Background: an optimization exercise with open tools, aiming at small area and a short achievable clock period. Do not read the settings as production practice.
In this exercise RTL edits were held to simulation tests only and were not proved equivalent to the original.
The series may have gaps, and a smaller design here may also do less where the tests do not look.

File: run.sh
#!/bin/bash
# synth_recipe.tcl (not shown) runs the flow's synth.tcl, then flattens the netlist and writes it again
# the make line also repeats each setting of config.mk as NAME=value (left out here)
make -C /OpenROAD-flow-scripts/flow DESIGN_CONFIG=/design/flow/config.mk WORK_HOME=/design/flow/orfs CLKGATE_MAP_FILE= SYNTH_SCRIPT=/design/flow/synth_recipe.tcl finish
File: config.mk
export PLATFORM = sky130hd
export DESIGN_NAME = FIR
export DESIGN_NICKNAME = FIR
export VERILOG_FILES = /design/flow/design.v
export SDC_FILE = /design/flow/constraint.sdc
export NUM_CORES = 8
export LEC_CHECK = 0
export CAP_MARGIN = 20
export CORE_MARGIN = 2
export CORE_UTILIZATION = 40
export SLEW_MARGIN = 20
File: constraint.sdc
create_clock -name core_clock -period 24.0 [get_ports {CLK}]
set_input_delay 4.8000 -clock core_clock [delete_from_list [all_inputs] [get_ports {CLK}]]
set_output_delay 4.8000 -clock core_clock [all_outputs]
set_load 0.01 [all_outputs]
File: design.v
module signed_mul #(
	parameter IN_WIDTH  = 16,
	parameter OUT_WIDTH = 2 * IN_WIDTH
)
(
	input  wire [IN_WIDTH-1:0]  in0,
	input  wire [IN_WIDTH-1:0]  in1,
	output wire [OUT_WIDTH-1:0] out
);
wire [IN_WIDTH-1:0]  passed_in0;
wire [IN_WIDTH-1:0]  passed_in1;
wire [OUT_WIDTH-1:0] passed_out;
assign passed_in0 = (in0[IN_WIDTH-1])? (~in0 + 1): in0;
assign passed_in1 = (in1[IN_WIDTH-1])? (~in1 + 1): in1;
assign passed_out = passed_in0 * passed_in1;
assign out = (in0[IN_WIDTH-1] ^ in1[IN_WIDTH-1])? (~passed_out + 1) : passed_out;
endmodule
module FIR #(
	parameter SAMPLE_IN_WIDTH  = 16,
	parameter SAMPLE_OUT_WIDTH = SAMPLE_IN_WIDTH*2,
	parameter TAPS	 		   = 67
)
(
	input  wire 	   				    rst_n,
	input  wire 	   				    CLK,
	input  wire  [SAMPLE_IN_WIDTH-1:0]  sample_in,
	input  wire        				    En_FIR,
	output wire  [SAMPLE_OUT_WIDTH-1:0] sample_out 
);
integer i;
wire [SAMPLE_IN_WIDTH-1:0]  FIR_Coef   [TAPS-1:0];
wire [SAMPLE_OUT_WIDTH-1:0] mul_res    [TAPS-1:0];
reg  [SAMPLE_OUT_WIDTH-1:0] add_res    [TAPS-2:0];
reg  [SAMPLE_IN_WIDTH-1:0]  delay_regs [TAPS-1:0];
genvar x;
generate
for (x = 0; x < TAPS; x = x + 1) begin
	signed_mul mul_insts (
		.in0(FIR_Coef[x]),
		.in1(delay_regs[x]),
		.out(mul_res[x])
	);
end
endgenerate
assign FIR_Coef[0]  = 16'hFFF8; 
assign FIR_Coef[1]  = 16'hFFE7; 
assign FIR_Coef[2]  = 16'hFFE8; 
assign FIR_Coef[3]  = 16'h0000; 
assign FIR_Coef[4]  = 16'h0021; 
assign FIR_Coef[5]  = 16'h002F; 
assign FIR_Coef[6]  = 16'h0012; 
assign FIR_Coef[7]  = 16'hFFD6; 
assign FIR_Coef[8]  = 16'hFFA9; 
assign FIR_Coef[9]  = 16'hFFC3; 
assign FIR_Coef[10] = 16'h0026; 
assign FIR_Coef[11] = 16'h008C; 
assign FIR_Coef[12] = 16'h008C; 
assign FIR_Coef[13] = 16'h0000; 
assign FIR_Coef[14] = 16'hFF40; 
assign FIR_Coef[15] = 16'hFEFA; 
assign FIR_Coef[16] = 16'hFF9E; 
assign FIR_Coef[17] = 16'h00D8; 
assign FIR_Coef[18] = 16'h01A6; 
assign FIR_Coef[19] = 16'h011C; 
assign FIR_Coef[20] = 16'hFF55; 
assign FIR_Coef[21] = 16'hFDA3; 
assign FIR_Coef[22] = 16'hFDB0; 
assign FIR_Coef[23] = 16'h0000; 
assign FIR_Coef[24] = 16'h0316; 
assign FIR_Coef[25] = 16'h043C; 
assign FIR_Coef[26] = 16'h01A0; 
assign FIR_Coef[27] = 16'hFC4B; 
assign FIR_Coef[28] = 16'hF841; 
assign FIR_Coef[29] = 16'hFA33; 
assign FIR_Coef[30] = 16'h0420; 
assign FIR_Coef[31] = 16'h133E; 
assign FIR_Coef[32] = 16'h20F2; 
assign FIR_Coef[33] = 16'h2676; 
assign FIR_Coef[34] = 16'h20F2; 
assign FIR_Coef[35] = 16'h133E; 
assign FIR_Coef[36] = 16'h0420; 
assign FIR_Coef[37] = 16'hFA33; 
assign FIR_Coef[38] = 16'hF841; 
assign FIR_Coef[39] = 16'hFC4B; 
assign FIR_Coef[40] = 16'h01A0; 
assign FIR_Coef[41] = 16'h043C; 
assign FIR_Coef[42] = 16'h0316; 
assign FIR_Coef[43] = 16'h0000; 
assign FIR_Coef[44] = 16'hFDB0; 
assign FIR_Coef[45] = 16'hFDA3; 
assign FIR_Coef[46] = 16'hFF55; 
assign FIR_Coef[47] = 16'h011C; 
assign FIR_Coef[48] = 16'h01A6; 
assign FIR_Coef[49] = 16'h00D8; 
assign FIR_Coef[50] = 16'hFF9E; 
assign FIR_Coef[51] = 16'hFEFA; 
assign FIR_Coef[52] = 16'hFF40; 
assign FIR_Coef[53] = 16'h0000; 
assign FIR_Coef[54] = 16'h008C; 
assign FIR_Coef[55] = 16'h008C; 
assign FIR_Coef[56] = 16'h0026; 
assign FIR_Coef[57] = 16'hFFC3; 
assign FIR_Coef[58] = 16'hFFA9; 
assign FIR_Coef[59] = 16'hFFD6; 
assign FIR_Coef[60] = 16'h0012; 
assign FIR_Coef[61] = 16'h002F; 
assign FIR_Coef[62] = 16'h0021; 
assign FIR_Coef[63] = 16'h0000; 
assign FIR_Coef[64] = 16'hFFE8; 
assign FIR_Coef[65] = 16'hFFE7; 
assign FIR_Coef[66] = 16'hFFF8; 
always @(posedge CLK,negedge rst_n) begin
	if (!rst_n) begin
		for (i = 0; i < TAPS;i = i + 1) begin
			delay_regs[i] <= 'b0;
		end
	end
	else if (En_FIR) begin
		delay_regs[0] <= sample_in;
		for (i = 1; i < TAPS;i = i + 1) begin
			delay_regs[i] <= delay_regs[i-1];
		end
	end
end
always @(*) begin
	add_res[0] = mul_res[0] + mul_res[1];
	for (i = 1;i < TAPS - 1; i = i + 1) begin
		add_res[i] = add_res[i-1] + mul_res[i+1];
	end 
end
assign sample_out = (En_FIR)? add_res[TAPS-2] : 'b0;
endmodule
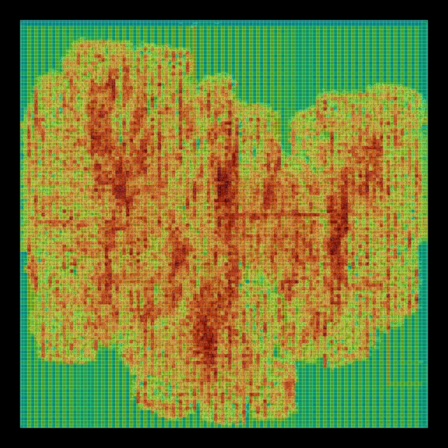
run_1/final_congestion.png
final core utilization: 42.6%
GR Util met3: 3.94%
met1 GRT Util: 33.9%
gr usage total: 25.5%

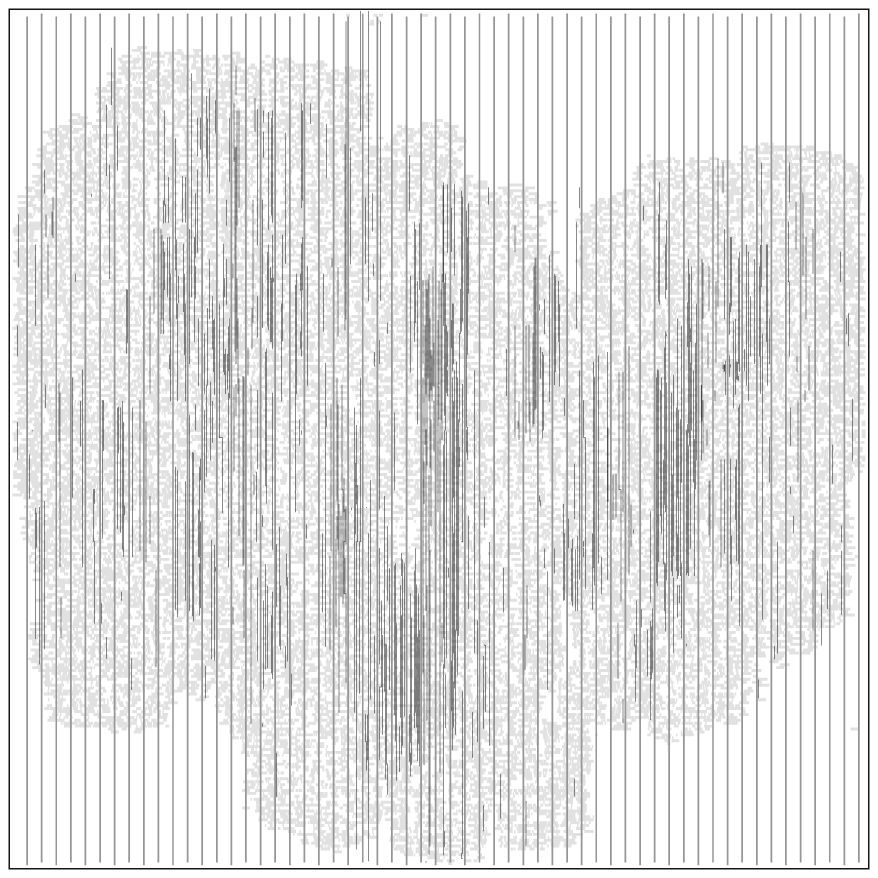
run_1/met4.png
Supply wires on this layer in grey.
main direction: vertical
nets with wire on the layer: 465
final WL: 817000 um
vias: 191693

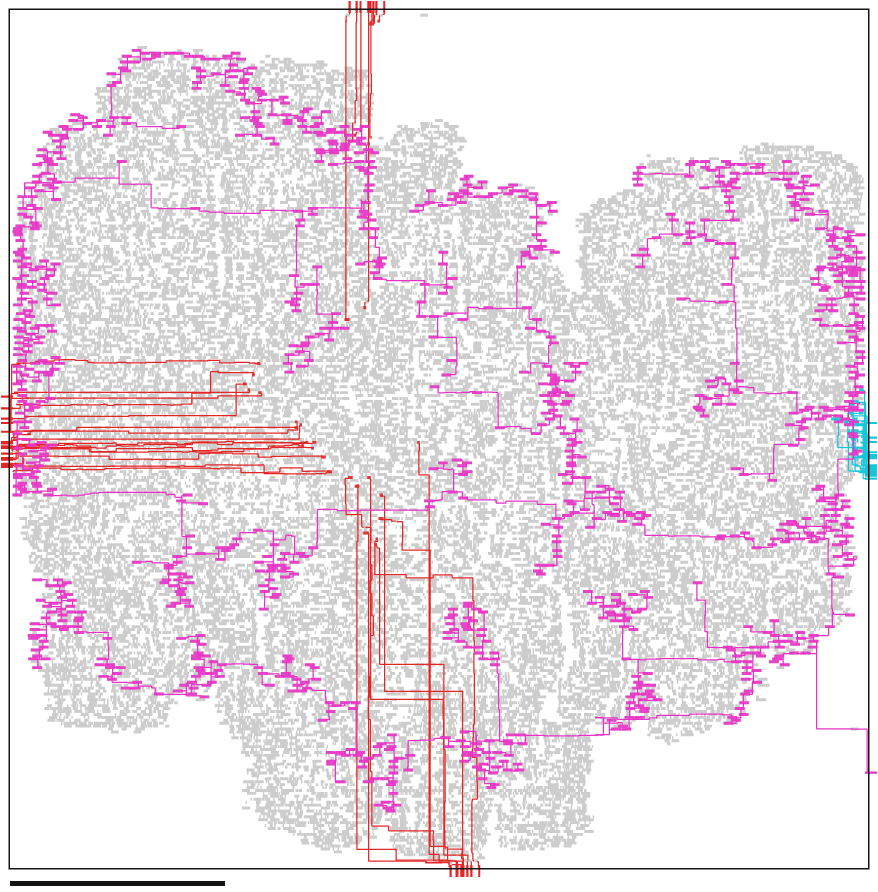
run_1/port_nets.png
Scale bar: 200 um.
legend:
  red:
    port: sample_out
    direction: output
    end_cells: 32
    buffers: 35
    wire: 9170 um
  magenta:
    port: rst_n
    direction: input
    end_cells: 1072
    buffers: 17
    wire: 11000 um
  cyan:
    port: sample_in
    direction: input
    end_cells: 16
    buffers: 16
    wire: 861 um

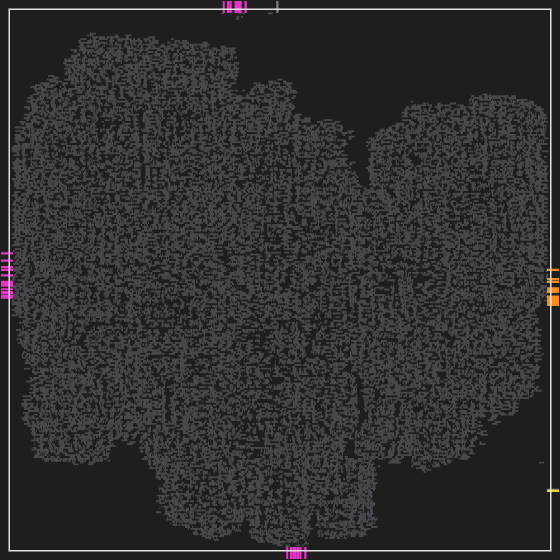
run_1/pins.png
Pins as bars across the die edge, other pins in grey.
legend:
  orange:
    port: sample_in
    pins: 16
    direction: input
    edge: east
  yellow:
    port: CLK
    pins: 1
    direction: input
    edge: east
  magenta:
    port: sample_out
    pins: 32
    direction: output
    edge: 15 west, 9 south, 8 north
Port Buf Inserts: 50
Die Ht: 798 um
DIE WIDTH: 798 um

==> impl_metrics.ini, run 1 <==
[status]
outcome = timing/DRC/antenna clean

[cts]
cts_resized = 0
cts_tree = yes
insertion_delay_ns = 0.97

[final_layout]
fillers = 61749
dominant_cells = multi-input gates

[critical_path]
start_kind = flop
critPathTopFamily = adder cells
rr_startpoint = delay_regs[57][15]$_DFFE_PN0P_

[synthesis]
yosysTopAreaCellShare_pct = 26.7
yosys_warnings = 5
yosysTopAreaCell = fa_1

[placement]
gp_congestion = 1.04
detailed_place_hpwl_um = 716000

[timing]
fin_tns_setup_ns = 0
tightest_slew_ns = 1.18

[floorplanning]
start_util_pct = 40.2
die-area_um2 = 636000

[route]
wl_per_cell_um = 22.9
top_layer = met5
ant_nets = 0
firstDrtPassIters = 7
dr_wl_met2_um = 368000

[worst_hold_path]
hold_end = delay_regs[54][1]$_DFFE_PN0P_

[global_routing]
use_met2_pct = 41.0
==> run 2: too many edits to list; what changed since run 1 <==
design.v: 132 -> 7780 lines; modules unchanged: 0
  fa: new, 10 lines
  sel16: new, 9 lines
  FIR: edited, 115 -> 7761 lines
  removed: signed_mul
==> module sel16 as of run 2 <==
module sel16 (
	input  wire        s1,
	input  wire        s0,
	input  wire [15:0] a,
	input  wire [15:0] b,
	output wire [15:0] y
);
assign y = ({16{s1}} & a) | ({16{s0}} & b);
endmodule
==> module fa as of run 2 <==
module fa (
	input  wire a,
	input  wire b,
	input  wire c,
	output wire s,
	output wire co
);
assign s  = a ^ b ^ c;
assign co = (a & b) | (a & c) | (b & c);
endmodule
--- a/config.mk
+++ b/config.mk
@@ -10,2 +10,3 @@
 export CORE_UTILIZATION = 40
 export SLEW_MARGIN = 20
+export SYNTH_HIERARCHICAL = 1
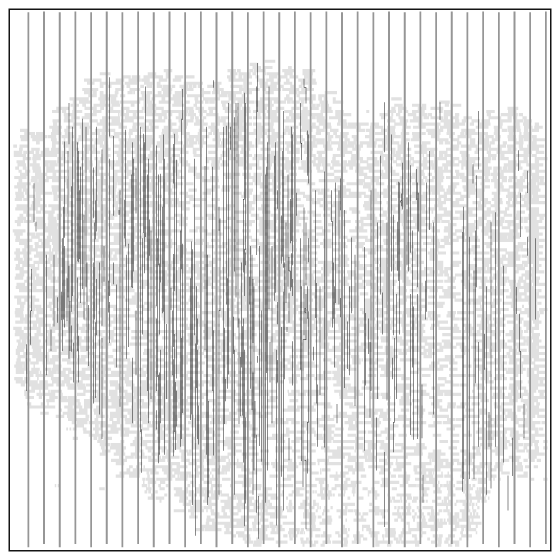
run_2/met4.png
Supply wires on this layer in grey.
vias: 47799
final WL: 310000 um

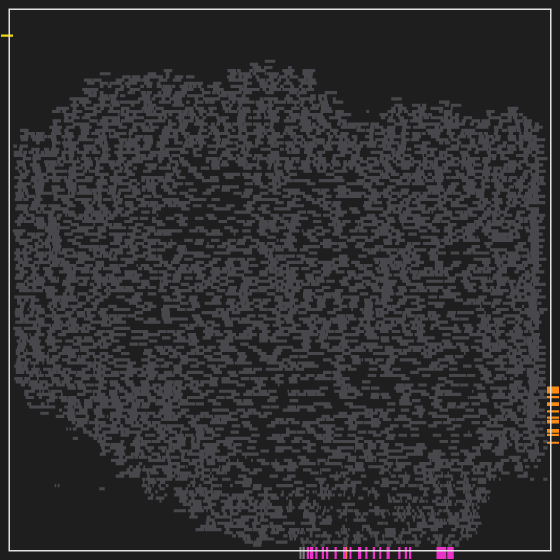
run_2/pins.png
Pins as bars across the die edge, other pins in grey.
legend:
  yellow:
    port: CLK
    pins: 1
    direction: input
    edge: west
  orange:
    port: sample_in
    pins: 16
    direction: input
    edge: 15 east, 1 south
  magenta:
    port: sample_out
    pins: 32
    direction: output
    edge: south
all pins by edge: 35 south, 15 east, 1 west

==> impl_metrics.ini, run 2 <==
[status]
outcome = timing/DRC/antenna clean

[cts]
cts_resized = 0
cts_tree = yes

[synthesis]
yosys_warnings = 7
synth_cell_types = 64
synth-compound-area-share_pct = 12.4
synth_top_family_by_area = adder cells
async_flop_share_pct = 3.03
yosysTopAreaCell = fa_1
yosysTopAreaCellShare_pct = 53.9
synthSimpleGateAreaFrac_pct = 1.37
synth_area_leaders = fa_1 (54%), dfxtp_1 (25%), a22o_1 (6.7%), a22o_2 (4.6%), buf_6 (2.6%)

[critical_path]
cp_num_buf_inv = 1
path_max_fanout = 9
rr_startpoint = x32[10]$_DFF_P_
start_kind = flop
cpMaxStageDelayCell = dfxtp_1
r2r_end = q[31]$_DFFE_PN0P_

[final_layout]
fin_util_pct = 42.6
final_cell_mix = fa_1 (2313), dfxtp_1 (1056), a22o_1 (661), a22o_2 (396), inv_1 (160)
num-multi-input-gates = 3858
fillers = 19394
buffers = 86
design.seq.count = 1089
dominant_cells = multi-input gates
stdcell_area_um2 = 91100

[route]
firstDrtPassIters = 5
wl_per_cell_um = 37.6
top_layer = met4
dr_wl_met2_um = 147000
ant_nets = 0

[timing]
fin_tns_setup_ns = 0
tightest_slew_ns = 1.13

[floorplanning]
die-area_um2 = 218000
die_w_um = 467
row_count = 170
die_h_um = 467
start_util_pct = 40.1

[global_routing]
grt_util_met3_pct = 5.48
use_met2_pct = 45.9
grtUsageMet1_pct = 36.3

[placement]
gp_congestion = 0.998
detailed_place_hpwl_um = 269000
io_buffers = 50

[worst_hold_path]
hold_end = x62[11]$_DFF_P_
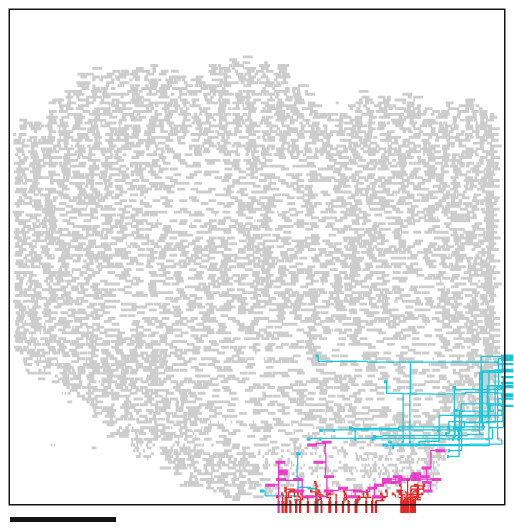
run_2/port_nets.png
Scale bar: 100 um.
legend:
  red:
    port: sample_out
    direction: output
    end_cells: 32
    buffers: 32
    wire: 565 um
  cyan:
    port: sample_in
    direction: input
    end_cells: 32
    buffers: 16
    wire: 2640 um
  magenta:
    port: rst_n
    direction: input
    end_cells: 33
    buffers: 1
    wire: 350 um
I/O Pins: 51

[separate check: timing with driven ports]
Ports are ideal in the flow. The routed layouts listed here were re-timed in OpenROAD.
Step 1 (the two cells are an assumption about what drives the block):
set clk [get_ports {CLK}]
set_driving_cell -lib_cell sky130_fd_sc_hd__clkbuf_16 $clk
set_driving_cell -lib_cell sky130_fd_sc_hd__buf_2 [delete_from_list [all_inputs] $clk]
Step 2 moves the port delays by t, midway between the first and last clock arrival at a register: inputs arrive t later, outputs are due t later. That takes back most of the time a late clock gives input paths.
Slacks: ideal / step 1 / step 2; pairs: ideal / step 1.
| run | t (ns) | setup slack, ns | worst hold slack (ns) | latest minus earliest clock arrival (ns) | worst data-port slew with drivers (ns) |
|---|---|---|---|---|---|
| run 1 | 1.067 | 0.902 / 0.767 / 1.834 | 0.457 / 0.457 / 0.457 | 0.082 / 0.082 | 0.08 |
| run 2 | 0.901 | 12.620 / 12.620 / 12.620 | 0.468 / 0.468 / 0.468 | 0.057 / 0.057 | 0.09 |
After both steps every run listed still meets setup and hold.
